This is an optimization exercise on Yosys and OpenROAD, whose aim is a short achievable clock period and few clock cycles per item, not a production implementation. Function was checked by simulation only, so behaviour that the tests miss may differ from the original. Some runs may be left out. An edit can pass the tests and still lose a function that they never use. Power and IR drop assume default switching activity.

### design/flow/config.mk
export PLATFORM = sky130hd
export DESIGN_NAME = divider_top
export DESIGN_NICKNAME = divider_top
export VERILOG_FILES = /design/flow/design.v
export SDC_FILE = /design/flow/constraint.sdc
export NUM_CORES = 4
export LEC_CHECK = 0
export CAP_MARGIN = 20
export CORE_MARGIN = 2
export CORE_UTILIZATION = 50
export CTS_BUF_LIST = sky130_fd_sc_hd__clkbuf_8 sky130_fd_sc_hd__clkbuf_16
export SLEW_MARGIN = 20
### design/flow/constraint.sdc
create_clock -name core_clock -period 170.0 [get_ports {clk}]
set_input_delay 34.0000 -clock core_clock [delete_from_list [all_inputs] [get_ports {clk}]]
set_output_delay 34.0000 -clock core_clock [all_outputs]
set_load 0.01 [all_outputs]
### design/flow/design.v
module divider (input wire [31:0] dividend, divisor, output reg [31:0] quotient);
  reg [32:0] temp;
  integer i;
  always @ (*) begin
    quotient = 0;
    temp = 0;
    for (i=31; i>=0; i=i-1) begin
      temp = {temp[31:0], dividend[i]};
      if (temp >= {1'b0, divisor}) begin
        temp = temp - {1'b0, divisor};
        quotient[i] = 1'b1;
      end else
        quotient[i] = 1'b0;
    end
  end
endmodule
module divider_top (
  input  wire        clk,
  input  wire        rst,
  input  wire        start,
  input  wire [31:0] dividend,
  input  wire [31:0] divisor,
  output wire        ready,
  output reg         done,
  output reg  [31:0] quotient
);
  reg [31:0] dividend_r;
  reg [31:0] divisor_r;
  reg        valid_r;
  wire [31:0] q;
  always @(posedge clk) begin
    if (rst) begin
      valid_r <= 1'b0;
      done    <= 1'b0;
    end else begin
      valid_r <= start;
      done    <= valid_r;
    end
  end
  always @(posedge clk) begin
    if (start) begin
      dividend_r <= dividend;
      divisor_r  <= divisor;
    end
    if (valid_r)
      quotient <= q;
  end
  divider u_div (.dividend(dividend_r), .divisor(divisor_r), .quotient(q));
  assign ready = 1'b1;
endmodule
### design/flow/run.sh
#!/bin/bash
# synth_recipe.tcl (not shown) runs the flow's synth.tcl, then flattens the netlist and writes it again
# the make line also repeats each setting of config.mk as NAME=value (left out here)
make -C /OpenROAD-flow-scripts/flow DESIGN_CONFIG=/design/flow/config.mk WORK_HOME=/design/flow/orfs CLKGATE_MAP_FILE= SYNTH_SCRIPT=/design/flow/synth_recipe.tcl finish
run_1/io_fan.png
The bar under the picture is 100 um long.
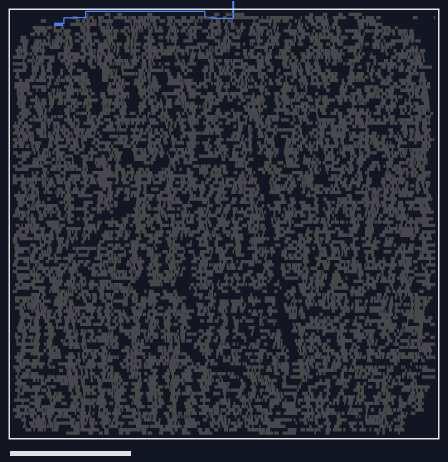
Key: blue = done [bits 1, direction output, edge top, end cells 1, wire 160 um]

run_1/detail.png
Region (167, 237) to (187, 257) um. Cells in grey, sequential cells in the stronger grey; small squares are vias.
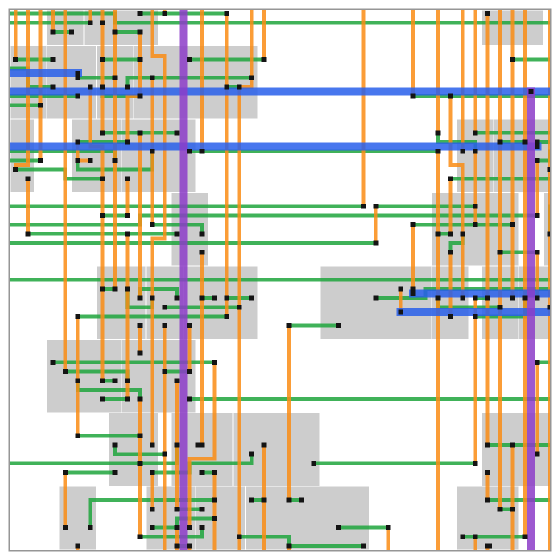
Key: green = metal 1; orange = metal 2; purple = metal 4; blue = metal 3
Sequential cells in the window: 0. 25 logic cells have their middle in the window. Most frequent: nand2_1 (4), a21oi_1 (3), ha_1 (3).

run_1/io_placement.png
The bar under the picture is 100 um long. Pins as bars across the die edge, other pins in grey.
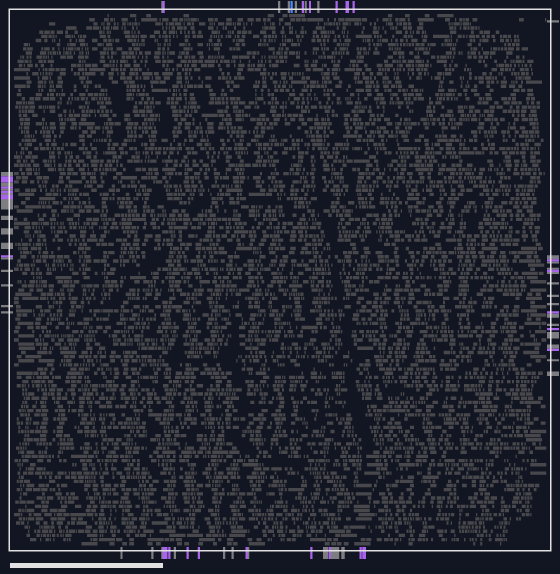
Key: blue = done [pins 1, direction output, edge top]; purple = quotient [pins 32, direction output, edge 12 bottom, 8 left, 7 top, 5 right]
All pins by edge: 32 left, 30 bottom, 25 right, 14 top.
Port Buffers: 99
Die W: 353 um
die height: 353 um

run_1/sizes.png
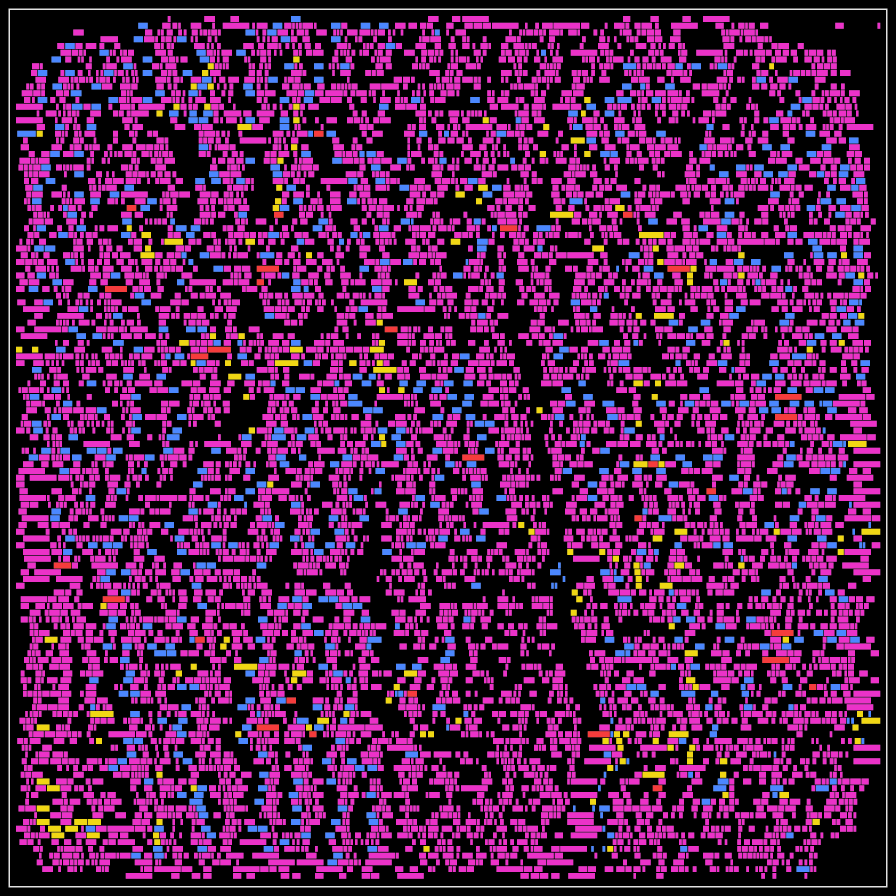
Key: magenta = _0 and _1 cells [cells 7522]; blue = _2 cells [cells 740]; red = _6 and larger [cells 30]; yellow = _3 and _4 cells [cells 176]
Setup WS post-layout: 16030 ps
Final Cell Area: 65100 um2
P&R area growth vs syn: 6.73%

==> flow_summary_export.csv, run 1 <==
group,metric,value,unit
outcome,status,"finished clean",
synthesis,synthSimpleGateAreaFrac,20.3,%
pwr,power.leakage,31.0,nW
critical_path,end_kind,"flop",
final_layout,finalNonFillerCells,10096,
critical_path,cp.depth,940,
placed_design,routabilityCongestion,0.988,
routing,drc,0,
timing,finalClockSkew,55.1,ps
synthesis,syn_area,61000,um2
routing,firstDrtPassIters,8,
synthesis,synth_top_family_by_area,"compound AO/OA/AOI/OAI gates",
synthesis,synthCells,8406,
synthesis,synth_area_per_cell,7.25,um2
routing,drtAntennaViolNets,0,
critical_path,crit_slowest_cell,"edfxtp_1",
worst_hold_path,holdPathEnd,"quotient[31]$_DFFE_PP_",
cts,cts-root-buf,"clkbuf_16",
critical_path,cp_common_cell,"o21ai_0",
global_route,grt_max_degree,75,
pwr,pwr-share-seq,1.8,%
worst_hold_path,hold_path.class,"flop to flop",
timing,drv_slew,0,
final_layout,drive_gt1_share,11.2,%
critical_path,critPathMaxFanout,50,
routing,wirelength,242000,um
cts,cts_tree,"built",
timing,hold_viol,0,
critical_path,arrival,154200,ps
pwr,power_density,30.1,nW/um2
synthesis,muxShareOfSynthArea,13.1,%
cts,clkSlewWorstSetupHoldPaths,90,ps
cts,clkLatencyLatePin,500,ps
critical_path,startpoint,"divisor_r[7]$_DFFE_PP_",
synthesis,synth_area_leaders,"ha_1 20%, mux2_2 10%, o21ai_0 6.1%",
pwr,ir_drop,0.000149,V
timing,tightestPinTransition,1270,ps
synthesis,yosysUniqueCellTypes,120,
synthesis,synth_xor_area_share,8.13,%
critical_path,worstPathRequired,170220,ps
synthesis,yosys_warnings,2,
global_route,grt_usage,36.9,%
routing,vias,64658,
floorplan,coreArea,121000,um2
pwr,internal-power,0.915,mW
pwr,p_sw,1.05,mW
synthesis,synth-edff-count,96,
global_route,antenna_found_initial,3,
pwr,switching_share,53.4,%
synthesis,synth_nets,9496,
pwr,power,1.96,mW
synthesis,ys_ff_latch,98,
synthesis,synth.most_common_cell,"ha_1",
critical_path,rr_worst_depth,737,
critical_path,start_kind,"flop",
floorplan,initial_core_util,50.2,%
timing,min_period,153970,ps
synthesis,ys_seq_area_share,4.79,%
critical_path,endpoint,"quotient[0]$_DFFE_PP_",
global_route,overflow,0,
timing,relSlewSlack,15.6,%
timing,setup_viol,0,
pwr,power.combinational.fraction,96.7,%
cts,clock-sinks,98,
critical_path,rr_startpoint,"divisor_r[7]$_DFFE_PP_",
synthesis,synth_top_area_cell,"ha_1",
cts,clock_path_buffers,2,
routing,detail_route.wl_per_cell,24.0,um
pwr,comb-power,1.90,mW
synthesis,synth-async-reset-ratio,0,%
worst_hold_path,holdCritStartpoint,"divisor_r[19]$_DFFE_PP_",
timing,setup-tns-final,0,ps
routing,drt_iter0_drc,6206,
Testbench counts for the RTL of run 1, summed over its fixed seeds: cycles 3,200, items 1,600.
-- run 1: per-stage QoR --
| step | worst slack [ps] | hold WS (ps) | instance area (um2) |
|---|---|---|---|
| after floorplan | 24060 | 937 | 61000 |
| after global placement | 12640 | 1080 | 63900 |
| after detailed placement | 8150 | 1100 | 63900 |
| after CTS | 7300 | 1110 | 64200 |
| after global routing | -116 | 1120 | 65100 |
| final | 16030 | 1030 | 65100 |
-- run 1: kinds of logic (layout without fill, tap and decap cells) --
logic type / after synthesis / count (layout)
other: 1 / 4
adders and majority gates: 1023 / 1023
muxes: 717 / 717
DFF: 98 / 98
xor gates and xnor gates: 566 / 566
buffers and inverters: 798 / 856
AOI/OAI and AO/OA: 2578 / 2579
and+or+nand+nor: 2625 / 2628
-- run 1: layout make-up --
| cell class | instances | area, um2 |
|---|---|---|
| Tap cell | 1625 | 2030 |
| Fill cell | 12104 | 56300 |
| Multi-Input combinational cell | 7514 | 55400 |
| Inverter | 620 | 2380 |
| Sequential cell | 98 | 2920 |
| Antenna cell | 3 | 7.51 |
| Clock inverter | 7 | 92.6 |
| Timing Repair Buffer | 220 | 1960 |
| Clock buffer | 9 | 225 |
-- run 1: placed cells by master (no fill, tap or decap), types with 23 or more instances in the layout --
| master | netlist | layout |
|---|---|---|
| or3_1 | 50 | 49 |
| nand4_1 | 194 | 194 |
| nor3_1 | 142 | 142 |
| a2111oi_0 | 34 | 31 |
| o21ai_0 | 742 | 711 |
| a31oi_1 | 60 | 57 |
| o21bai_1 | 56 | 56 |
| nor2b_1 | 127 | 126 |
| a21o_1 | 290 | 288 |
| edfxtp_1 | 96 | 96 |
| xor2_1 | 192 | 192 |
| inv_1 | 602 | 567 |
| o31ai_1 | 38 | 34 |
| o221ai_1 | 36 | 36 |
| fa_1 | 30 | 30 |
| mux2_2 | 549 | 549 |
| xnor2_1 | 374 | 374 |
| clkdlybuf4s50_1 | 0 | 98 |
| a221o_1 | 23 | 23 |
| nor4_1 | 68 | 63 |
| a21oi_1 | 585 | 574 |
| and2_1 | 39 | 39 |
| ha_1 | 993 | 992 |
| inv_2 | 17 | 40 |
| o21ai_1 | 11 | 34 |
| buf_4 | 5 | 110 |
| nand3_1 | 161 | 161 |
| or2_2 | 41 | 41 |
| nand2b_1 | 111 | 110 |
| and3_1 | 69 | 69 |
| o21a_1 | 114 | 114 |
| a21boi_0 | 250 | 247 |
| nand2_1 | 697 | 696 |
| a211oi_1 | 53 | 50 |
| nor2_1 | 840 | 834 |
| mux2i_1 | 126 | 125 |
| o211ai_1 | 47 | 47 |
-- run 1: routing by layer --
layer  GRT usage [%]  vias to the layer above  share of wire, %
met2            58.6                     2589                43
li1                -                    31166                 -
met4            12.5                        0               3.8
met3            4.49                      413               8.0
met5               0                        -                 0
met1            51.3                    30490                45
-- run 1: repair_timing --
| item | 4_1_cts | 5_1_grt |
|---|---|---|
| buffers inserted | 0 | 42 |
| endpoints found under the setup margin | 0 | 3 |
| gates resized for setup | 0 | 143 |
| hold endpoints to repair | 0 | 0 |
-- run 1: state kept, by name, indices dropped and copies added, names as in the netlist --
| signal | count |
|---|---|
| dividend_r | 32 |
| divisor_r | 32 |
| quotient | 32 |
| done | 1 |
| valid_r | 1 |
## Run 2: files that changed since run 1, shown whole
==> design/flow/design.v <==
module divider (input wire [31:0] dividend, divisor, output wire [31:0] quotient);
  wire [32:0] a = {1'd0, dividend};
  wire [34:0] d = {3'd0, divisor};
  wire [34:0] m1 = d * 35'd1;
  wire [34:0] m2 = d * 35'd2;
  wire [34:0] m3 = d * 35'd3;
  wire [34:0] m4 = d * 35'd4;
  wire [34:0] m5 = d * 35'd5;
  wire [34:0] m6 = d * 35'd6;
  wire [34:0] m7 = d * 35'd7;
  wire [32:0] q;
  wire [2:0] t0 = a[32:30];
  wire [3:0] s0_1 = {1'b0, t0} - {1'b0, m1[2:0]};
  wire c0_1 = ~s0_1[3] & (divisor <= 32'd7);
  wire [3:0] s0_2 = {1'b0, t0} - {1'b0, m2[2:0]};
  wire c0_2 = ~s0_2[3] & (divisor <= 32'd3);
  wire [3:0] s0_3 = {1'b0, t0} - {1'b0, m3[2:0]};
  wire c0_3 = ~s0_3[3] & (divisor <= 32'd2);
  wire [3:0] s0_4 = {1'b0, t0} - {1'b0, m4[2:0]};
  wire c0_4 = ~s0_4[3] & (divisor <= 32'd1);
  wire [3:0] s0_5 = {1'b0, t0} - {1'b0, m5[2:0]};
  wire c0_5 = ~s0_5[3] & (divisor <= 32'd1);
  wire [3:0] s0_6 = {1'b0, t0} - {1'b0, m6[2:0]};
  wire c0_6 = ~s0_6[3] & (divisor <= 32'd1);
  wire [3:0] s0_7 = {1'b0, t0} - {1'b0, m7[2:0]};
  wire c0_7 = ~s0_7[3] & (divisor <= 32'd1);
  wire [2:0] r0;
  assign r0 = ({3{~c0_1}} & t0) |
    ({3{c0_1 & ~c0_2}} & s0_1[2:0]) |
    ({3{c0_2 & ~c0_3}} & s0_2[2:0]) |
    ({3{c0_3 & ~c0_4}} & s0_3[2:0]) |
    ({3{c0_4 & ~c0_5}} & s0_4[2:0]) |
    ({3{c0_5 & ~c0_6}} & s0_5[2:0]) |
    ({3{c0_6 & ~c0_7}} & s0_6[2:0]) |
    ({3{c0_7}} & s0_7[2:0]);
  assign q[30] = (c0_1 & ~c0_2) | (c0_3 & ~c0_4) | (c0_5 & ~c0_6) | (c0_7);
  assign q[31] = (c0_2 & ~c0_3) | (c0_3 & ~c0_4) | (c0_6 & ~c0_7) | (c0_7);
  assign q[32] = (c0_4 & ~c0_5) | (c0_5 & ~c0_6) | (c0_6 & ~c0_7) | (c0_7);
  wire [5:0] t1 = {r0[2:0], a[29:27]};
  wire [6:0] s1_1 = {1'b0, t1} - {1'b0, m1[5:0]};
  wire c1_1 = ~s1_1[6] & (divisor <= 32'd63);
  wire [6:0] s1_2 = {1'b0, t1} - {1'b0, m2[5:0]};
  wire c1_2 = ~s1_2[6] & (divisor <= 32'd31);
  wire [6:0] s1_3 = {1'b0, t1} - {1'b0, m3[5:0]};
  wire c1_3 = ~s1_3[6] & (divisor <= 32'd21);
  wire [6:0] s1_4 = {1'b0, t1} - {1'b0, m4[5:0]};
  wire c1_4 = ~s1_4[6] & (divisor <= 32'd15);
  wire [6:0] s1_5 = {1'b0, t1} - {1'b0, m5[5:0]};
  wire c1_5 = ~s1_5[6] & (divisor <= 32'd12);
  wire [6:0] s1_6 = {1'b0, t1} - {1'b0, m6[5:0]};
  wire c1_6 = ~s1_6[6] & (divisor <= 32'd10);
  wire [6:0] s1_7 = {1'b0, t1} - {1'b0, m7[5:0]};
  wire c1_7 = ~s1_7[6] & (divisor <= 32'd9);
  wire [5:0] r1;
  assign r1 = ({6{~c1_1}} & t1) |
    ({6{c1_1 & ~c1_2}} & s1_1[5:0]) |
    ({6{c1_2 & ~c1_3}} & s1_2[5:0]) |
    ({6{c1_3 & ~c1_4}} & s1_3[5:0]) |
    ({6{c1_4 & ~c1_5}} & s1_4[5:0]) |
    ({6{c1_5 & ~c1_6}} & s1_5[5:0]) |
    ({6{c1_6 & ~c1_7}} & s1_6[5:0]) |
    ({6{c1_7}} & s1_7[5:0]);
  assign q[27] = (c1_1 & ~c1_2) | (c1_3 & ~c1_4) | (c1_5 & ~c1_6) | (c1_7);
  assign q[28] = (c1_2 & ~c1_3) | (c1_3 & ~c1_4) | (c1_6 & ~c1_7) | (c1_7);
  assign q[29] = (c1_4 & ~c1_5) | (c1_5 & ~c1_6) | (c1_6 & ~c1_7) | (c1_7);
  wire [8:0] t2 = {r1[5:0], a[26:24]};
  wire [9:0] s2_1 = {1'b0, t2} - {1'b0, m1[8:0]};
  wire c2_1 = ~s2_1[9] & (divisor <= 32'd511);
  wire [9:0] s2_2 = {1'b0, t2} - {1'b0, m2[8:0]};
  wire c2_2 = ~s2_2[9] & (divisor <= 32'd255);
  wire [9:0] s2_3 = {1'b0, t2} - {1'b0, m3[8:0]};
  wire c2_3 = ~s2_3[9] & (divisor <= 32'd170);
  wire [9:0] s2_4 = {1'b0, t2} - {1'b0, m4[8:0]};
  wire c2_4 = ~s2_4[9] & (divisor <= 32'd127);
  wire [9:0] s2_5 = {1'b0, t2} - {1'b0, m5[8:0]};
  wire c2_5 = ~s2_5[9] & (divisor <= 32'd102);
  wire [9:0] s2_6 = {1'b0, t2} - {1'b0, m6[8:0]};
  wire c2_6 = ~s2_6[9] & (divisor <= 32'd85);
  wire [9:0] s2_7 = {1'b0, t2} - {1'b0, m7[8:0]};
  wire c2_7 = ~s2_7[9] & (divisor <= 32'd73);
  wire [8:0] r2;
  assign r2 = ({9{~c2_1}} & t2) |
    ({9{c2_1 & ~c2_2}} & s2_1[8:0]) |
    ({9{c2_2 & ~c2_3}} & s2_2[8:0]) |
    ({9{c2_3 & ~c2_4}} & s2_3[8:0]) |
    ({9{c2_4 & ~c2_5}} & s2_4[8:0]) |
    ({9{c2_5 & ~c2_6}} & s2_5[8:0]) |
    ({9{c2_6 & ~c2_7}} & s2_6[8:0]) |
    ({9{c2_7}} & s2_7[8:0]);
  assign q[24] = (c2_1 & ~c2_2) | (c2_3 & ~c2_4) | (c2_5 & ~c2_6) | (c2_7);
  assign q[25] = (c2_2 & ~c2_3) | (c2_3 & ~c2_4) | (c2_6 & ~c2_7) | (c2_7);
  assign q[26] = (c2_4 & ~c2_5) | (c2_5 & ~c2_6) | (c2_6 & ~c2_7) | (c2_7);
  wire [11:0] t3 = {r2[8:0], a[23:21]};
  wire [12:0] s3_1 = {1'b0, t3} - {1'b0, m1[11:0]};
  wire c3_1 = ~s3_1[12] & (divisor <= 32'd4095);
  wire [12:0] s3_2 = {1'b0, t3} - {1'b0, m2[11:0]};
  wire c3_2 = ~s3_2[12] & (divisor <= 32'd2047);
  wire [12:0] s3_3 = {1'b0, t3} - {1'b0, m3[11:0]};
  wire c3_3 = ~s3_3[12] & (divisor <= 32'd1365);
  wire [12:0] s3_4 = {1'b0, t3} - {1'b0, m4[11:0]};
  wire c3_4 = ~s3_4[12] & (divisor <= 32'd1023);
  wire [12:0] s3_5 = {1'b0, t3} - {1'b0, m5[11:0]};
  wire c3_5 = ~s3_5[12] & (divisor <= 32'd819);
  wire [12:0] s3_6 = {1'b0, t3} - {1'b0, m6[11:0]};
  wire c3_6 = ~s3_6[12] & (divisor <= 32'd682);
  wire [12:0] s3_7 = {1'b0, t3} - {1'b0, m7[11:0]};
  wire c3_7 = ~s3_7[12] & (divisor <= 32'd585);
  wire [11:0] r3;
  assign r3 = ({12{~c3_1}} & t3) |
    ({12{c3_1 & ~c3_2}} & s3_1[11:0]) |
    ({12{c3_2 & ~c3_3}} & s3_2[11:0]) |
    ({12{c3_3 & ~c3_4}} & s3_3[11:0]) |
    ({12{c3_4 & ~c3_5}} & s3_4[11:0]) |
    ({12{c3_5 & ~c3_6}} & s3_5[11:0]) |
    ({12{c3_6 & ~c3_7}} & s3_6[11:0]) |
    ({12{c3_7}} & s3_7[11:0]);
  assign q[21] = (c3_1 & ~c3_2) | (c3_3 & ~c3_4) | (c3_5 & ~c3_6) | (c3_7);
  assign q[22] = (c3_2 & ~c3_3) | (c3_3 & ~c3_4) | (c3_6 & ~c3_7) | (c3_7);
  assign q[23] = (c3_4 & ~c3_5) | (c3_5 & ~c3_6) | (c3_6 & ~c3_7) | (c3_7);
  wire [14:0] t4 = {r3[11:0], a[20:18]};
  wire [15:0] s4_1 = {1'b0, t4} - {1'b0, m1[14:0]};
  wire c4_1 = ~s4_1[15] & (divisor <= 32'd32767);
  wire [15:0] s4_2 = {1'b0, t4} - {1'b0, m2[14:0]};
  wire c4_2 = ~s4_2[15] & (divisor <= 32'd16383);
  wire [15:0] s4_3 = {1'b0, t4} - {1'b0, m3[14:0]};
  wire c4_3 = ~s4_3[15] & (divisor <= 32'd10922);
  wire [15:0] s4_4 = {1'b0, t4} - {1'b0, m4[14:0]};
  wire c4_4 = ~s4_4[15] & (divisor <= 32'd8191);
  wire [15:0] s4_5 = {1'b0, t4} - {1'b0, m5[14:0]};
  wire c4_5 = ~s4_5[15] & (divisor <= 32'd6553);
  wire [15:0] s4_6 = {1'b0, t4} - {1'b0, m6[14:0]};
  wire c4_6 = ~s4_6[15] & (divisor <= 32'd5461);
  wire [15:0] s4_7 = {1'b0, t4} - {1'b0, m7[14:0]};
  wire c4_7 = ~s4_7[15] & (divisor <= 32'd4681);
  wire [14:0] r4;
  assign r4 = ({15{~c4_1}} & t4) |
    ({15{c4_1 & ~c4_2}} & s4_1[14:0]) |
    ({15{c4_2 & ~c4_3}} & s4_2[14:0]) |
    ({15{c4_3 & ~c4_4}} & s4_3[14:0]) |
    ({15{c4_4 & ~c4_5}} & s4_4[14:0]) |
    ({15{c4_5 & ~c4_6}} & s4_5[14:0]) |
    ({15{c4_6 & ~c4_7}} & s4_6[14:0]) |
    ({15{c4_7}} & s4_7[14:0]);
  assign q[18] = (c4_1 & ~c4_2) | (c4_3 & ~c4_4) | (c4_5 & ~c4_6) | (c4_7);
  assign q[19] = (c4_2 & ~c4_3) | (c4_3 & ~c4_4) | (c4_6 & ~c4_7) | (c4_7);
  assign q[20] = (c4_4 & ~c4_5) | (c4_5 & ~c4_6) | (c4_6 & ~c4_7) | (c4_7);
  wire [17:0] t5 = {r4[14:0], a[17:15]};
  wire [18:0] s5_1 = {1'b0, t5} - {1'b0, m1[17:0]};
  wire c5_1 = ~s5_1[18] & (divisor <= 32'd262143);
  wire [18:0] s5_2 = {1'b0, t5} - {1'b0, m2[17:0]};
  wire c5_2 = ~s5_2[18] & (divisor <= 32'd131071);
  wire [18:0] s5_3 = {1'b0, t5} - {1'b0, m3[17:0]};
  wire c5_3 = ~s5_3[18] & (divisor <= 32'd87381);
  wire [18:0] s5_4 = {1'b0, t5} - {1'b0, m4[17:0]};
  wire c5_4 = ~s5_4[18] & (divisor <= 32'd65535);
  wire [18:0] s5_5 = {1'b0, t5} - {1'b0, m5[17:0]};
  wire c5_5 = ~s5_5[18] & (divisor <= 32'd52428);
  wire [18:0] s5_6 = {1'b0, t5} - {1'b0, m6[17:0]};
  wire c5_6 = ~s5_6[18] & (divisor <= 32'd43690);
  wire [18:0] s5_7 = {1'b0, t5} - {1'b0, m7[17:0]};
  wire c5_7 = ~s5_7[18] & (divisor <= 32'd37449);
  wire [17:0] r5;
  assign r5 = ({18{~c5_1}} & t5) |
    ({18{c5_1 & ~c5_2}} & s5_1[17:0]) |
    ({18{c5_2 & ~c5_3}} & s5_2[17:0]) |
    ({18{c5_3 & ~c5_4}} & s5_3[17:0]) |
    ({18{c5_4 & ~c5_5}} & s5_4[17:0]) |
    ({18{c5_5 & ~c5_6}} & s5_5[17:0]) |
    ({18{c5_6 & ~c5_7}} & s5_6[17:0]) |
    ({18{c5_7}} & s5_7[17:0]);
  assign q[15] = (c5_1 & ~c5_2) | (c5_3 & ~c5_4) | (c5_5 & ~c5_6) | (c5_7);
  assign q[16] = (c5_2 & ~c5_3) | (c5_3 & ~c5_4) | (c5_6 & ~c5_7) | (c5_7);
  assign q[17] = (c5_4 & ~c5_5) | (c5_5 & ~c5_6) | (c5_6 & ~c5_7) | (c5_7);
  wire [20:0] t6 = {r5[17:0], a[14:12]};
  wire [21:0] s6_1 = {1'b0, t6} - {1'b0, m1[20:0]};
  wire c6_1 = ~s6_1[21] & (divisor <= 32'd2097151);
  wire [21:0] s6_2 = {1'b0, t6} - {1'b0, m2[20:0]};
  wire c6_2 = ~s6_2[21] & (divisor <= 32'd1048575);
  wire [21:0] s6_3 = {1'b0, t6} - {1'b0, m3[20:0]};
  wire c6_3 = ~s6_3[21] & (divisor <= 32'd699050);
  wire [21:0] s6_4 = {1'b0, t6} - {1'b0, m4[20:0]};
  wire c6_4 = ~s6_4[21] & (divisor <= 32'd524287);
  wire [21:0] s6_5 = {1'b0, t6} - {1'b0, m5[20:0]};
  wire c6_5 = ~s6_5[21] & (divisor <= 32'd419430);
  wire [21:0] s6_6 = {1'b0, t6} - {1'b0, m6[20:0]};
  wire c6_6 = ~s6_6[21] & (divisor <= 32'd349525);
  wire [21:0] s6_7 = {1'b0, t6} - {1'b0, m7[20:0]};
  wire c6_7 = ~s6_7[21] & (divisor <= 32'd299593);
  wire [20:0] r6;
  assign r6 = ({21{~c6_1}} & t6) |
    ({21{c6_1 & ~c6_2}} & s6_1[20:0]) |
    ({21{c6_2 & ~c6_3}} & s6_2[20:0]) |
    ({21{c6_3 & ~c6_4}} & s6_3[20:0]) |
    ({21{c6_4 & ~c6_5}} & s6_4[20:0]) |
    ({21{c6_5 & ~c6_6}} & s6_5[20:0]) |
    ({21{c6_6 & ~c6_7}} & s6_6[20:0]) |
    ({21{c6_7}} & s6_7[20:0]);
  assign q[12] = (c6_1 & ~c6_2) | (c6_3 & ~c6_4) | (c6_5 & ~c6_6) | (c6_7);
  assign q[13] = (c6_2 & ~c6_3) | (c6_3 & ~c6_4) | (c6_6 & ~c6_7) | (c6_7);
  assign q[14] = (c6_4 & ~c6_5) | (c6_5 & ~c6_6) | (c6_6 & ~c6_7) | (c6_7);
  wire [23:0] t7 = {r6[20:0], a[11:9]};
  wire [24:0] s7_1 = {1'b0, t7} - {1'b0, m1[23:0]};
  wire c7_1 = ~s7_1[24] & (divisor <= 32'd16777215);
  wire [24:0] s7_2 = {1'b0, t7} - {1'b0, m2[23:0]};
  wire c7_2 = ~s7_2[24] & (divisor <= 32'd8388607);
  wire [24:0] s7_3 = {1'b0, t7} - {1'b0, m3[23:0]};
  wire c7_3 = ~s7_3[24] & (divisor <= 32'd5592405);
  wire [24:0] s7_4 = {1'b0, t7} - {1'b0, m4[23:0]};
  wire c7_4 = ~s7_4[24] & (divisor <= 32'd4194303);
  wire [24:0] s7_5 = {1'b0, t7} - {1'b0, m5[23:0]};
  wire c7_5 = ~s7_5[24] & (divisor <= 32'd3355443);
  wire [24:0] s7_6 = {1'b0, t7} - {1'b0, m6[23:0]};
  wire c7_6 = ~s7_6[24] & (divisor <= 32'd2796202);
  wire [24:0] s7_7 = {1'b0, t7} - {1'b0, m7[23:0]};
  wire c7_7 = ~s7_7[24] & (divisor <= 32'd2396745);
  wire [23:0] r7;
  assign r7 = ({24{~c7_1}} & t7) |
    ({24{c7_1 & ~c7_2}} & s7_1[23:0]) |
    ({24{c7_2 & ~c7_3}} & s7_2[23:0]) |
    ({24{c7_3 & ~c7_4}} & s7_3[23:0]) |
    ({24{c7_4 & ~c7_5}} & s7_4[23:0]) |
    ({24{c7_5 & ~c7_6}} & s7_5[23:0]) |
    ({24{c7_6 & ~c7_7}} & s7_6[23:0]) |
    ({24{c7_7}} & s7_7[23:0]);
  assign q[9] = (c7_1 & ~c7_2) | (c7_3 & ~c7_4) | (c7_5 & ~c7_6) | (c7_7);
  assign q[10] = (c7_2 & ~c7_3) | (c7_3 & ~c7_4) | (c7_6 & ~c7_7) | (c7_7);
  assign q[11] = (c7_4 & ~c7_5) | (c7_5 & ~c7_6) | (c7_6 & ~c7_7) | (c7_7);
  wire [26:0] t8 = {r7[23:0], a[8:6]};
  wire [27:0] s8_1 = {1'b0, t8} - {1'b0, m1[26:0]};
  wire c8_1 = ~s8_1[27] & (divisor <= 32'd134217727);
  wire [27:0] s8_2 = {1'b0, t8} - {1'b0, m2[26:0]};
  wire c8_2 = ~s8_2[27] & (divisor <= 32'd67108863);
  wire [27:0] s8_3 = {1'b0, t8} - {1'b0, m3[26:0]};
  wire c8_3 = ~s8_3[27] & (divisor <= 32'd44739242);
  wire [27:0] s8_4 = {1'b0, t8} - {1'b0, m4[26:0]};
  wire c8_4 = ~s8_4[27] & (divisor <= 32'd33554431);
  wire [27:0] s8_5 = {1'b0, t8} - {1'b0, m5[26:0]};
  wire c8_5 = ~s8_5[27] & (divisor <= 32'd26843545);
  wire [27:0] s8_6 = {1'b0, t8} - {1'b0, m6[26:0]};
  wire c8_6 = ~s8_6[27] & (divisor <= 32'd22369621);
  wire [27:0] s8_7 = {1'b0, t8} - {1'b0, m7[26:0]};
  wire c8_7 = ~s8_7[27] & (divisor <= 32'd19173961);
  wire [26:0] r8;
  assign r8 = ({27{~c8_1}} & t8) |
    ({27{c8_1 & ~c8_2}} & s8_1[26:0]) |
    ({27{c8_2 & ~c8_3}} & s8_2[26:0]) |
    ({27{c8_3 & ~c8_4}} & s8_3[26:0]) |
    ({27{c8_4 & ~c8_5}} & s8_4[26:0]) |
    ({27{c8_5 & ~c8_6}} & s8_5[26:0]) |
    ({27{c8_6 & ~c8_7}} & s8_6[26:0]) |
    ({27{c8_7}} & s8_7[26:0]);
  assign q[6] = (c8_1 & ~c8_2) | (c8_3 & ~c8_4) | (c8_5 & ~c8_6) | (c8_7);
  assign q[7] = (c8_2 & ~c8_3) | (c8_3 & ~c8_4) | (c8_6 & ~c8_7) | (c8_7);
  assign q[8] = (c8_4 & ~c8_5) | (c8_5 & ~c8_6) | (c8_6 & ~c8_7) | (c8_7);
  wire [29:0] t9 = {r8[26:0], a[5:3]};
  wire [30:0] s9_1 = {1'b0, t9} - {1'b0, m1[29:0]};
  wire c9_1 = ~s9_1[30] & (divisor <= 32'd1073741823);
  wire [30:0] s9_2 = {1'b0, t9} - {1'b0, m2[29:0]};
  wire c9_2 = ~s9_2[30] & (divisor <= 32'd536870911);
  wire [30:0] s9_3 = {1'b0, t9} - {1'b0, m3[29:0]};
  wire c9_3 = ~s9_3[30] & (divisor <= 32'd357913941);
  wire [30:0] s9_4 = {1'b0, t9} - {1'b0, m4[29:0]};
  wire c9_4 = ~s9_4[30] & (divisor <= 32'd268435455);
  wire [30:0] s9_5 = {1'b0, t9} - {1'b0, m5[29:0]};
  wire c9_5 = ~s9_5[30] & (divisor <= 32'd214748364);
  wire [30:0] s9_6 = {1'b0, t9} - {1'b0, m6[29:0]};
  wire c9_6 = ~s9_6[30] & (divisor <= 32'd178956970);
  wire [30:0] s9_7 = {1'b0, t9} - {1'b0, m7[29:0]};
  wire c9_7 = ~s9_7[30] & (divisor <= 32'd153391689);
  wire [29:0] r9;
  assign r9 = ({30{~c9_1}} & t9) |
    ({30{c9_1 & ~c9_2}} & s9_1[29:0]) |
    ({30{c9_2 & ~c9_3}} & s9_2[29:0]) |
    ({30{c9_3 & ~c9_4}} & s9_3[29:0]) |
    ({30{c9_4 & ~c9_5}} & s9_4[29:0]) |
    ({30{c9_5 & ~c9_6}} & s9_5[29:0]) |
    ({30{c9_6 & ~c9_7}} & s9_6[29:0]) |
    ({30{c9_7}} & s9_7[29:0]);
  assign q[3] = (c9_1 & ~c9_2) | (c9_3 & ~c9_4) | (c9_5 & ~c9_6) | (c9_7);
  assign q[4] = (c9_2 & ~c9_3) | (c9_3 & ~c9_4) | (c9_6 & ~c9_7) | (c9_7);
  assign q[5] = (c9_4 & ~c9_5) | (c9_5 & ~c9_6) | (c9_6 & ~c9_7) | (c9_7);
  wire [32:0] t10 = {r9[29:0], a[2:0]};
  wire [33:0] s10_1 = {1'b0, t10} - {1'b0, m1[32:0]};
  wire c10_1 = ~s10_1[33] & (divisor <= 32'd4294967295);
  wire [33:0] s10_2 = {1'b0, t10} - {1'b0, m2[32:0]};
  wire c10_2 = ~s10_2[33] & (divisor <= 32'd4294967295);
  wire [33:0] s10_3 = {1'b0, t10} - {1'b0, m3[32:0]};
  wire c10_3 = ~s10_3[33] & (divisor <= 32'd2863311530);
  wire [33:0] s10_4 = {1'b0, t10} - {1'b0, m4[32:0]};
  wire c10_4 = ~s10_4[33] & (divisor <= 32'd2147483647);
  wire [33:0] s10_5 = {1'b0, t10} - {1'b0, m5[32:0]};
  wire c10_5 = ~s10_5[33] & (divisor <= 32'd1717986918);
  wire [33:0] s10_6 = {1'b0, t10} - {1'b0, m6[32:0]};
  wire c10_6 = ~s10_6[33] & (divisor <= 32'd1431655765);
  wire [33:0] s10_7 = {1'b0, t10} - {1'b0, m7[32:0]};
  wire c10_7 = ~s10_7[33] & (divisor <= 32'd1227133513);
  wire [32:0] r10;
  assign r10 = ({33{~c10_1}} & t10) |
    ({33{c10_1 & ~c10_2}} & s10_1[32:0]) |
    ({33{c10_2 & ~c10_3}} & s10_2[32:0]) |
    ({33{c10_3 & ~c10_4}} & s10_3[32:0]) |
    ({33{c10_4 & ~c10_5}} & s10_4[32:0]) |
    ({33{c10_5 & ~c10_6}} & s10_5[32:0]) |
    ({33{c10_6 & ~c10_7}} & s10_6[32:0]) |
    ({33{c10_7}} & s10_7[32:0]);
  assign q[0] = (c10_1 & ~c10_2) | (c10_3 & ~c10_4) | (c10_5 & ~c10_6) | (c10_7);
  assign q[1] = (c10_2 & ~c10_3) | (c10_3 & ~c10_4) | (c10_6 & ~c10_7) | (c10_7);
  assign q[2] = (c10_4 & ~c10_5) | (c10_5 & ~c10_6) | (c10_6 & ~c10_7) | (c10_7);
  assign quotient = q[31:0];
endmodule
module divider_top (
  input  wire        clk,
  input  wire        rst,
  input  wire        start,
  input  wire [31:0] dividend,
  input  wire [31:0] divisor,
  output wire        ready,
  output reg         done,
  output reg  [31:0] quotient
);
  wire [31:0] q;
  divider u_div (.dividend(dividend), .divisor(divisor), .quotient(q));
  always @(posedge clk) begin
    if (rst)
      done <= 1'b0;
    else
      done <= start;
    quotient <= q;
  end
  assign ready = 1'b1;
endmodule
run_2/sizes.png
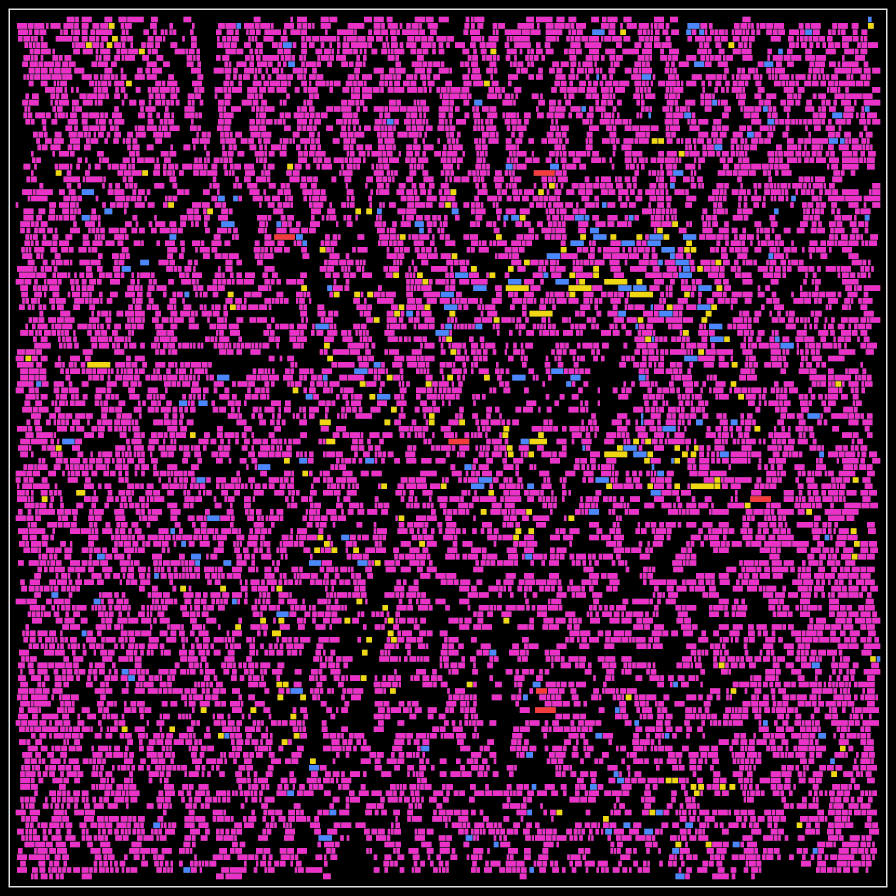
Key: yellow = _3 and _4 cells [cells 212]; blue = _2 cells [cells 201]; magenta = _0 and _1 cells [cells 8953]; red = _6 and larger [cells 6]

==> run 2 against run 1 <==
Synthesized area is 11% higher. Global-route usage up 10 points. Cell area increased by 12%. Wire length grew 42%. Fmax grew 97%. Die area increased by 11%. Critical path type is now input port to flop. Largest power group unchanged.
==> flow_summary_export.csv, run 2 <==
group,metric,value,unit
routing,detail_route.wl_per_cell,30.8,um
pwr,power,1.64,mW
synthesis,synth-async-reset-ratio,0,%
routing,vias,79366,
synthesis,synthSimpleGateAreaFrac,19.6,%
cts,cts_setup_buffers,0,
critical_path,start_kind,"input port",
critical_path,worstPathRequired,170260,ps
global_route,antenna_found_initial,26,
final_layout,area_delta_synth_final,7.09,%
final_layout,reg.largest.list,"quotient: 32 flops, done: 1 flops",
synthesis,synth_nets,10840,
final_layout,nFillCells,13258,
synthesis,yosys_warnings,1,
final_layout,drive_gt1_share,4.47,%
routing,wirelength,344000,um
cts,clkSlewWorstSetupHoldPaths,120,ps
pwr,p_sw,1.02,mW
synthesis,yosysUniqueCellTypes,107,
synthesis,ys_seq_area_share,0.972,%
synthesis,synth_area_per_cell,7.38,um2
critical_path,arrival,78580,ps
critical_path,critPathMaxFanout,16,
timing,tightestPinTransition,1280,ps
global_route,grt_usage,47.0,%
routing,drc,0,
critical_path,cp_common_cell,"o21ai_0",
placed_design,routabilityCongestion,1.08,
synthesis,muxShareOfSynthArea,0.241,%
timing,drv_slew,0,
critical_path,end_kind,"flop",
timing,setup_viol,0,
cts,clock_path_buffers,2,
routing,firstDrtPassIters,8,
timing,worst_hold_slack,34160,ps
timing,relSlewSlack,14.9,%
critical_path,crit_slowest_cell,"a21oi_1",
global_route,overflow,0,
global_route,grt_max_degree,33,
final_layout,final_cell_mix,"1481 x ha_1, 895 x a21oi_1, 605 x nor2_1, 605 x o21ai_0, 604 x nand2_1",
floorplan,die_w,373,um
synthesis,synth_top_family_by_area,"compound AO/OA/AOI/OAI gates",
timing,min_period,78320,ps
final_layout,largest_reg_flops,32,
floorplan,coreArea,135000,um2
pwr,pwr-share-seq,0.7,%
routing,drt_iter0_drc,11491,
outcome,status,"finished clean",
synthesis,synth_area_leaders,"ha_1 27%, xnor2_1 7.4%, a21oi_1 6.6%",
synthesis,synth_top_area_cell,"ha_1",
final_layout,finalNonFillerCells,11184,
cts,cts.repair.resized,0,
pwr,power_density,22.6,nW/um2
Testbench counts for the RTL of run 2, summed over its fixed seeds: cycles 1,600, items 1,600.
run_2/io_fan.png
The bar under the picture is 100 um long.
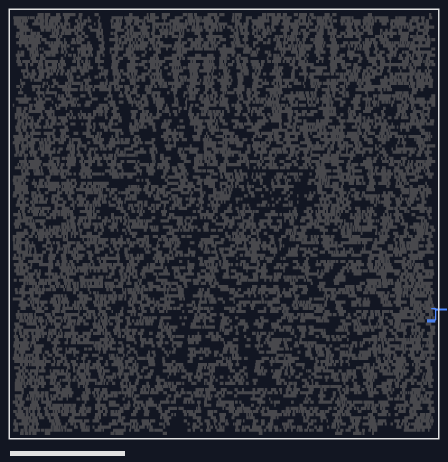
Key: blue = done [bits 1, direction output, edge right, end cells 1, wire 16.2 um]
Ports: 101

-- run 2: cell count changes after synthesis, sizes merged, moves of 215 or more --
cell	change
nor2	-238
a21oi	+308
ha	+488
mux2	-584
inv	-258
a21boi	-215
-- run 2: kinds of logic after synthesis --
| family | Yosys count |
|---|---|
| AOI/OAI and AO/OA | 3547 |
| muxes | 16 |
| buffers and inverters | 504 |
| DFF | 33 |
| and+or+nand+nor | 2654 |
| other | 1 |
| xor gates and xnor gates | 894 |
| adders and majority gates | 1562 |
-- run 2: per-stage QoR --
stage          instance area, um2  setup slack (ps)
2_1_floorplan               67900            103720
3_3_place_gp                72500             93940
3_5_place_dp                72500             93670
4_1_cts                     72700             94000
5_1_grt                     72700             90680
6_report                    72700             91680
-- run 2: area by class of cell --
| class | count | area [um2] | share of cell area (%) |
|---|---|---|---|
| clock buffers | 6 | 139 | 0.191 |
| inverters | 361 | 1360 | 1.87 |
| multi-input cells | 8674 | 65800 | 90.5 |
| flip-flops and latches | 33 | 661 | 0.908 |
| diodes | 31 | 77.6 | 0.107 |
| repair buffers | 297 | 2470 | 3.39 |
| well taps | 1781 | 2230 | 3.06 |
| clock inverters | 1 | 3.75 | 0.00516 |
-- run 2: power by group through the flow --
stage | Sequential [mW] | Combinational (mW) | Clock (mW)
after floorplan | 0.0114 | 1.08 | 0
after global placement | 0.0110 | 1.53 | 0
after detailed placement | 0.0109 | 1.54 | 0
after CTS | 0.0108 | 1.55 | 0.0142
after global routing | 0.0109 | 1.73 | 0.0141
final | 0.0109 | 1.62 | 0.0141
-- run 2: worst max path at each step --
stage | start | to | slack, ps | depth (start not counted)
finish | divisor[31] | quotient[0]$_DFF_P_ | 91680 | 125
global route | divisor[31] | quotient[0]$_DFF_P_ | 90680 | 124
CTS | divisor[31] | quotient[0]$_DFF_P_ | 94000 | 124
detailed placement | divisor[31] | quotient[0]$_DFF_P_ | 93670 | 126
global placement | divisor[29] | quotient[0]$_DFF_P_ | 93940 | 123
floorplan | divisor[1] | quotient[0]$_DFF_P_ | 103720 | 138
-- run 2: metal layers --
metal	global-route usage (%)	wire, um	vias to the layer above
met4	32.2	28300	10
li1	-	-	35768
met1	61.0	137000	37273
met5	0	69	-
met3	11.9	42800	1194
met2	67.6	136000	5121
--- run 3: outline of the changes from run 2 ---
design/flow/design.v: 331 -> 2140 lines; modules unchanged: 0
  divider: edited, 310 -> 2121 lines
  divider_top: edited, 21 -> 19 lines
==> module divider_top as of run 3 <==
module divider_top (
  input  wire        clk,
  input  wire        rst,
  input  wire        start,
  input  wire [31:0] dividend,
  input  wire [31:0] divisor,
  output wire        ready,
  output reg         done,
  output wire [31:0] quotient
);
  divider u_div (.clk(clk), .dividend(dividend), .divisor(divisor), .quotient(quotient));
  always @(posedge clk) begin
    if (rst)
      done <= 1'b0;
    else
      done <= start;
  end
  assign ready = 1'b1;
endmodule
==> design/flow/flow/run.sh (new file) <==
#!/bin/bash
# Standard ORFS layout, but with a setup-slack margin so that the resizer keeps
# improving the critical path well past the (loose) clock period. The SDC and
# the clock period are left unchanged; only how hard repair_timing works differs.
set -euo pipefail
MARGIN=$(cat "$(dirname "$0")/margin.txt")
bash standard.sh SETUP_SLACK_MARGIN=$MARGIN finish > standard.log 2>&1
==> design/flow/flow/margin.txt (new file) <==
128
==> design/flow/standard.sh (new file) <==
#!/bin/bash
# synth_recipe.tcl (not shown) runs the flow's synth.tcl, then flattens the netlist and writes it again
# the make line also repeats each setting of config.mk as NAME=value (left out here)
make -C /OpenROAD-flow-scripts/flow DESIGN_CONFIG=/design/flow/config.mk WORK_HOME=/design/flow/orfs CLKGATE_MAP_FILE= SYNTH_SCRIPT=/design/flow/synth_recipe.tcl "${@:-finish}"
--- a/design/flow/config.mk
+++ b/design/flow/config.mk
@@ -8,5 +8,5 @@
 export CAP_MARGIN = 20
 export CORE_MARGIN = 2
-export CORE_UTILIZATION = 50
+export CORE_UTILIZATION = 40
 export CTS_BUF_LIST = sky130_fd_sc_hd__clkbuf_8 sky130_fd_sc_hd__clkbuf_16
 export SLEW_MARGIN = 20
removed: design/flow/run.sh
run_3/io_fan.png
The bar under the picture is 200 um long.
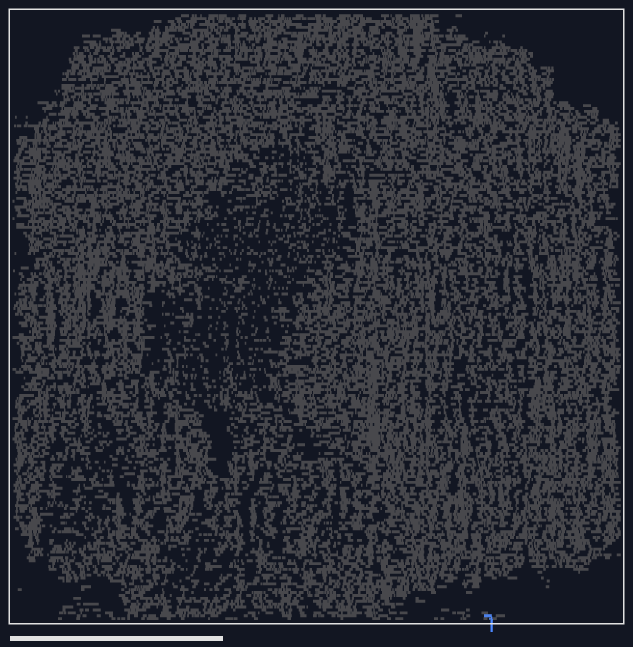
Key: blue = done [bits 1, direction output, edge bottom, end cells 1, wire 8.20 um]

==> run 3 against run 2 <==
Synthesized area up 92%. Die area up 140%. Global-route usage down 3.2 points. Fmax up 62%. Non-clock buffer count up 1054. Count of clock-buffer cells in the layout up 94. Largest cell class unchanged. Highest routed layer unchanged.
==> flow_summary_export.csv, run 3 <==
group,metric,value,unit
outcome,status,"finished clean",
global_route,grt_usage,43.7,%
synthesis,synth.most_common_cell,"ha_1",
timing,min_period,48290,ps
critical_path,end_kind,"flop",
final_layout,area_delta_synth_final,22.8,%
pwr,power.leakage,73.5,nW
cts,cts_tree,"built",
final_layout,multiInputGateArea,121000,um2
final_layout,fin_util,49.4,%
timing,drv_slew,0,
global_route,grt_max_degree,27,
synthesis,synth_top_area_cell,"ha_1",
worst_hold_path,hold_depth,2,
routing,drtAntennaViolNets,0,
final_layout,final_cell_mix,"2623 x ha_1, 1604 x inv_1, 1319 x a21oi_1, 967 x buf_4, 965 x xnor2_1",
cts,clock-sinks,577,
synthesis,synth_area_per_cell,7.91,um2
final_layout,drive_gt1_share,15.6,%
final_layout,top_register,"u_div.m31_r",
timing,relSlewSlack,7.57,%
synthesis,synth-edff-count,0,
critical_path,cpLargestDelayFamily,"compound AO/OA/AOI/OAI gates",
cts,cts_buffers,88,
critical_path,arrival,49040,ps
synthesis,synth_area_leaders,"ha_1 27%, dfxtp_1 8.8%, xnor2_1 6.7%",
routing,drt_iter0_drc,17026,
placed_design,routabilityCongestion,1.09,
floorplan,initial_core_util,40.2,%
routing,detail_route.wl_per_cell,34.4,um
synthesis,synthCells,16510,
critical_path,path_class,"input port to flop",
timing,setup-tns-final,0,ps
final_layout,nFillCells,31811,
global_route,grtUsageMet2,64.4,%
synthesis,yosys_warnings,2,
floorplan,coreArea,325000,um2
synthesis,ys_seq_area_share,8.85,%
synthesis,synth-async-reset-ratio,0,%
timing,hold_viol,0,
routing,vias,144252,
critical_path,start_kind,"input port",
synthesis,ys_ff_latch,577,
critical_path,worstPathRequired,170760,ps
final_layout,largest_reg_flops,32,
routing,firstDrtPassIters,10,
synthesis,synth_ff_type,"dfxtp_1",
floorplan,pin_count,101,
final_layout,ff_latch_area,11600,um2
global_route,overflow,0,
critical_path,critPathMaxFanout,11,
timing,setup_viol,0,
critical_path,crit_slowest_cell,"o221ai_2",
global_route,use_met3,11.8,%
synthesis,synth_nets,19787,
routing,drc,0,
cts,clkSlewWorstSetupHoldPaths,70,ps
timing,tightestPinTransition,1380,ps
worst_hold_path,hold_path.class,"input port to flop",
routing,wirelength,765000,um
critical_path,cp_common_cell,"buf_4",
timing,worst_hold_slack,33490,ps
global_route,antenna_found_initial,108,
cts,cts-root-buf,"clkbuf_16",
pwr,ir_drop,0.0000136,V
global_route,met1_usage,54.1,%
final_layout,final_common_cell,"ha_1",
final_layout,reg.largest.list,"u_div.m31_r: 32 flops, u_div.m29_r: 31 flops",
synthesis,syn_area,131000,um2
synthesis,yosysUniqueCellTypes,105,
placed_design,port_buffers,99,
final_layout,finalNonFillerCells,22214,
global_route,busiest_layer,"met2",
cts,clock_path_buffers,4,
pwr,power_density,24.2,nW/um2
Testbench counts for the RTL of run 3, summed over its fixed seeds: cycles 1,600, items 1,600.
run_3/io_placement.png
The bar under the picture is 200 um long. Pins as bars across the die edge, other pins in grey.
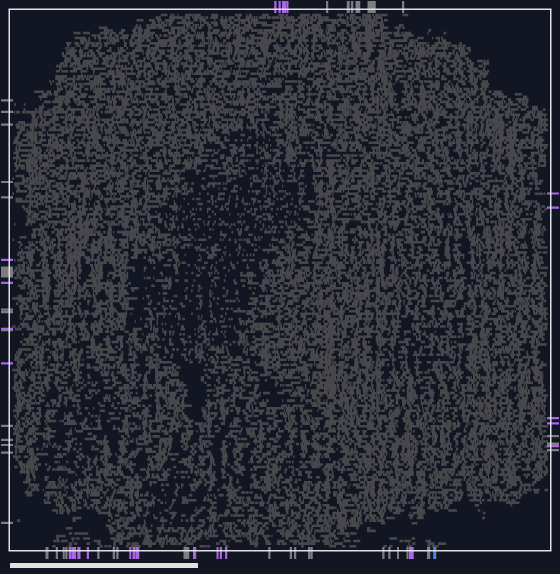
Key: purple = quotient [pins 32, direction output, edge 18 bottom, 5 top, 5 right, 4 left]; blue = done [pins 1, direction output, edge bottom]
Die W: 575 um
die height: 575 um

## run 3: cell types whose count changed after synthesis, moves of 129 or more
cell	before	now
a21o_1	434	816
xnor2_1	577	993
inv_1	360	1654
nand3_1	218	347
a21oi_1	898	1436
o21ai_0	608	920
nand2_1	604	869
dfxtp_1	33	577
nand4_1	131	295
ha_1	1481	2810
nor2_1	607	928
fa_1	81	400
## run 3: cell type report
class	count	area share, %
tap	4325	3.38
clock buffer	100	1.48
timing repair buffer	1351	8.09
antenna	56	0.0874
multi-input combinational	14094	75.3
inverter	1655	4.01
sequential	577	7.25
clock inverter	55	0.426
timing repair inverter	1	0.00390
## run 3: logic make-up after synthesis
| kind of cell | Yosys count | share of synthesized area (%) |
|---|---|---|
| and+or+nand+nor | 3996 | 15.4 |
| muxes | 8 | 0.0614 |
| xor gates and xnor gates | 1435 | 9.63 |
| DFF | 577 | 8.85 |
| AOI/OAI and AO/OA | 5431 | 27.6 |
| adders and majority gates | 3210 | 33.1 |
| other | 1 | 0.00287 |
| buffers and inverters | 1852 | 5.39 |
## run 3: timing repair
| action | 4_1_cts | 5_1_grt |
|---|---|---|
| gates resized for setup | 1195 | 621 |
| pin swaps | 301 | 364 |
| buffers inserted | 488 | 304 |
| gates cloned | 23 | 15 |
| setup endpoints to repair | 39 | 39 |
## run 3: metal layers
metal	routed length (um)	vias to the layer above
met5	313	-
met4	73500	44
met3	86600	2671
met2	309000	8702
met1	295000	69478
li1	-	63357
## run 3: worst paths after layout
kind	start	slack, ps	endpoint
setup / recovery	divisor[5]	121710	u_div.rem_r[17]$_DFF_P_
hold / removal	divisor[30]	33490	u_div.m1_r[30]$_DFF_P_
## run 3: through the flow
| step | power, mW | setup slack, ps | instance area (um2) |
|---|---|---|---|
| floorplan | 2.14 | 122440 | 132000 |
| global placement | 3.13 | 116820 | 141000 |
| detailed placement | 3.13 | 116590 | 141000 |
| CTS | 3.61 | 121730 | 154000 |
| global route | 4.08 | 121520 | 160000 |
| finish | 3.88 | 121710 | 160000 |
## run 3: power breakdown
part	internal (mW)	switching, mW	total, mW
Sequential	0.190	0.0295	0.219
Combinational	1.34	2.12	3.46
Clock	0.119	0.0857	0.205
==> run 4: too many edits to list; what changed since run 3 <==
design/flow/design.v: 2140 -> 2140 lines; modules unchanged: 1
  divider: edited, 2121 -> 2121 lines
==> design/flow/flow/run.sh (replaced) <==
#!/bin/bash
# Standard ORFS layout with two changes to how hard it optimises timing; the SDC,
# the clock period and the synthesis are unchanged:
#  - a setup-slack margin (flow/margin.txt, ns), so that repair_timing keeps
#    improving the critical path well past the loose clock period;
#  - the port buffers are buf_4 cells instead of the default delay-buffer
#    cell that the footprint-matched resizer never swaps out.
set -euo pipefail
MARGIN=$(cat "$(dirname "$0")/margin.txt")
bash standard.sh SETUP_SLACK_MARGIN=$MARGIN \
  "BUFFER_PORTS_ARGS=-buffer_cell sky130_fd_sc_hd__buf_4" finish > standard.log 2>&1
run_4/io_placement.png
The bar under the picture is 200 um long. Pins as bars across the die edge, other pins in grey.
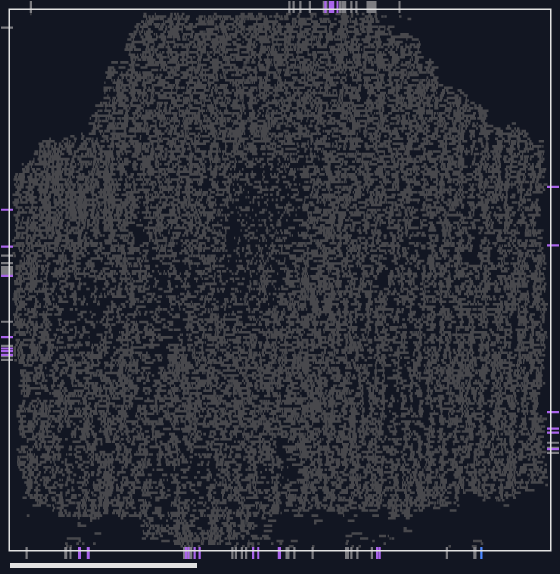
Key: purple = quotient [pins 32, direction output, edge 14 bottom, 7 left, 6 right, 5 top]; blue = done [pins 1, direction output, edge bottom]
All pins by edge: 42 bottom, 29 top, 21 left, 9 right.
Die W: 577 um
die height: 577 um

==> run 4 against run 3 <==
Still clean. Global-route usage shrank 1.3 points. Fmax grew 0.39%. Synthesized area grew 0.55%. Final cell count shrank 0.18%. Cell area shrank 1.2%. Critical path depth shrank 3. Sequential power shrank 7%. Worst setup slack gained 190 ps. Flip-flop and latch count is the same. Wire length shrank 3.8%. Worst hold slack lost 260 ps. Sequential share of layout area grew 0.070 points. Largest cell class unchanged.
==> flow_summary_export.csv, run 4 <==
group,metric,value,unit
outcome,status,"finished clean",
placed_design,routabilityCongestion,1.10,
final_layout,nFillCells,32190,
timing,layout_setup_ws,121900,ps
global_route,grt_usage,42.4,%
global_route,grt_max_degree,32,
timing,hold_viol,0,
floorplan,coreArea,327000,um2
synthesis,synthSimpleGateAreaFrac,15.6,%
synthesis,synth_area_leaders,"ha_1 27%, dfxtp_1 8.8%, xnor2_1 6.8%",
synthesis,synth_xor_area_share,9.65,%
routing,firstDrtPassIters,10,
routing,drc,0,
floorplan,pin_count,101,
pwr,power,2.15,mW
cts,clock-sinks,577,
final_layout,final_cell_mix,"2637 x ha_1, 1659 x inv_1, 1351 x a21oi_1, 989 x xnor2_1, 914 x nand2_1",
pwr,power.leakage,73.9,nW
critical_path,critPathMaxFanout,23,
final_layout,area_delta_synth_final,20.6,%
synthesis,synthCells,16671,
critical_path,path_class,"input port to flop",
timing,relSlewSlack,8.16,%
critical_path,arrival,48830,ps
critical_path,cp_common_cell,"buf_6",
cts,cts-root-buf,"clkbuf_16",
final_layout,postLayoutCellArea,158000,um2
final_layout,drive_gt1_share,14.4,%
synthesis,synth_top_family_by_area,"adder cells",
synthesis,synth-compound-area-share,27.4,%
placed_design,pre_cts_ws,116900,ps
final_layout,largest_reg_flops,32,
synthesis,ys_seq_area_share,8.80,%
synthesis,synth-edff-count,0,
final_layout,finalNonFillerCells,22175,
cts,cts_buffers,87,
final_layout,final_common_cell,"ha_1",
synthesis,synth_area_per_cell,7.87,um2
final_layout,fin_util,48.4,%
routing,vias,143580,
timing,tightestPinTransition,1370,ps
Testbench counts for the RTL of run 4, summed over its fixed seeds: cycles 1,600, items 1,600.
run_4/detail.png
Region (278, 394) to (298, 414) um. Cells in grey, sequential cells in the stronger grey; small squares are vias.
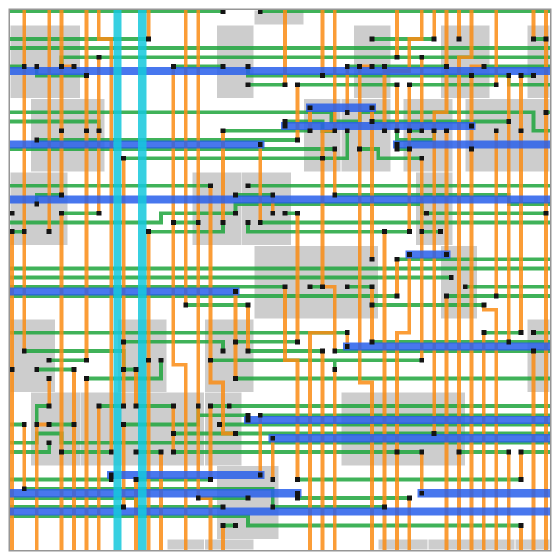
Key: cyan = metal 4; blue = metal 3; orange = metal 2; green = metal 1
23 logic cells have their middle in the window. Sequential cells in the window: 0.

==> run 4: routing by layer <==
metal | track usage (%) | up-vias | share of wire, % | wire length, um
li1 | - | 63466 | - | -
met1 | 50.0 | 68446 | 37 | 270000
met2 | 62.7 | 8773 | 40 | 298000
met3 | 11.6 | 2859 | 12 | 84900
met4 | 38.3 | 36 | 11 | 82600
met5 | 0.172 | - | 0.034 | 247
==> run 4: cells by family after synthesis <==
family                     after synthesis
adders and majority gates             3229
xor gates and xnor gates              1446
other                                    1
AOI/OAI and AO/OA                     5430
muxes                                    4
buffers and inverters                 1885
and+or+nand+nor                       4099
DFF                                    577
==> run 4: final timing paths <==
kind                    startpoint                      end  slack, ps  depth (start not counted)
worst max-delay path   divisor[28]  u_div.rem_r[16]$_DFF_P_     121900                         63
worst min-delay path  dividend[10]    u_div.a_r[10]$_DFF_P_      33230                          1
==> run 4: what timing repair did <==
item / 4_1_cts / 5_1_grt
resized for setup: 1269 / 323
buffers inserted: 503 / 113
gates cloned: 22 / 4
pin swaps: 410 / 232
endpoints found under the setup margin: 39 / 36
==> run 4: power by group <==
part	switching [mW]	leakage (nW)	internal [mW]	total, mW
sequential	0.0171	4.84	0.186	0.203
clock	0.0842	1.52	0.118	0.202
combinational	1.10	67.5	0.649	1.75
total	1.20	73.9	0.953	2.15
==> run 4: area by class of cell <==
class                   instances  area (um2)  area share (%)
repair buffers               1145       10800            6.85
clock buffers                 104        2440            1.54
well taps                    4346        5440            3.43
multi-input cells           14215      121000            76.3
flip-flops and latches        577       11600            7.32
inverters                    1700        6520            4.12
diodes                         36        90.1          0.0569
clock inverters                52         594           0.375

## port drivers added, routing unchanged
No port has a modelled driver above. Below, the same layouts with a new extraction and two added sets of constraints. Step 1: set_driving_cell puts a clkbuf_16 on clk and a buf_2 on each other input, an assumption about the parent block. Step 2 moves the port delays by t, midway between the first and last clock arrival at a register: inputs arrive t later, outputs are due t later. That takes back most of the time a late clock gives input paths. a / b / c = ideal ports / drivers / drivers and shift; a / b = the first two.
| run | shift t [ns] | slack for setup (ns) | worst data-port slew with drivers (ns) | cell pins on the clock port's net |
|---|---|---|---|---|
| run 1 | 0.544 | 16.026 / 16.026 / 16.026 | 0.14 | 1 |
| run 2 | 0.484 | 91.680 / 91.744 / 91.260 | 0.19 | 1 |
| run 3 | 0.934 | 121.714 / 121.800 / 120.866 | 0.09 | 1 |
| run 4 | 0.954 | 121.903 / 121.706 / 120.752 | 0.38 | 1 |
After both steps setup and hold are still met in every run listed. The setup slack of run 4, which loses most, moves by -0.197 ns with the drivers and by -1.151 ns with both steps.
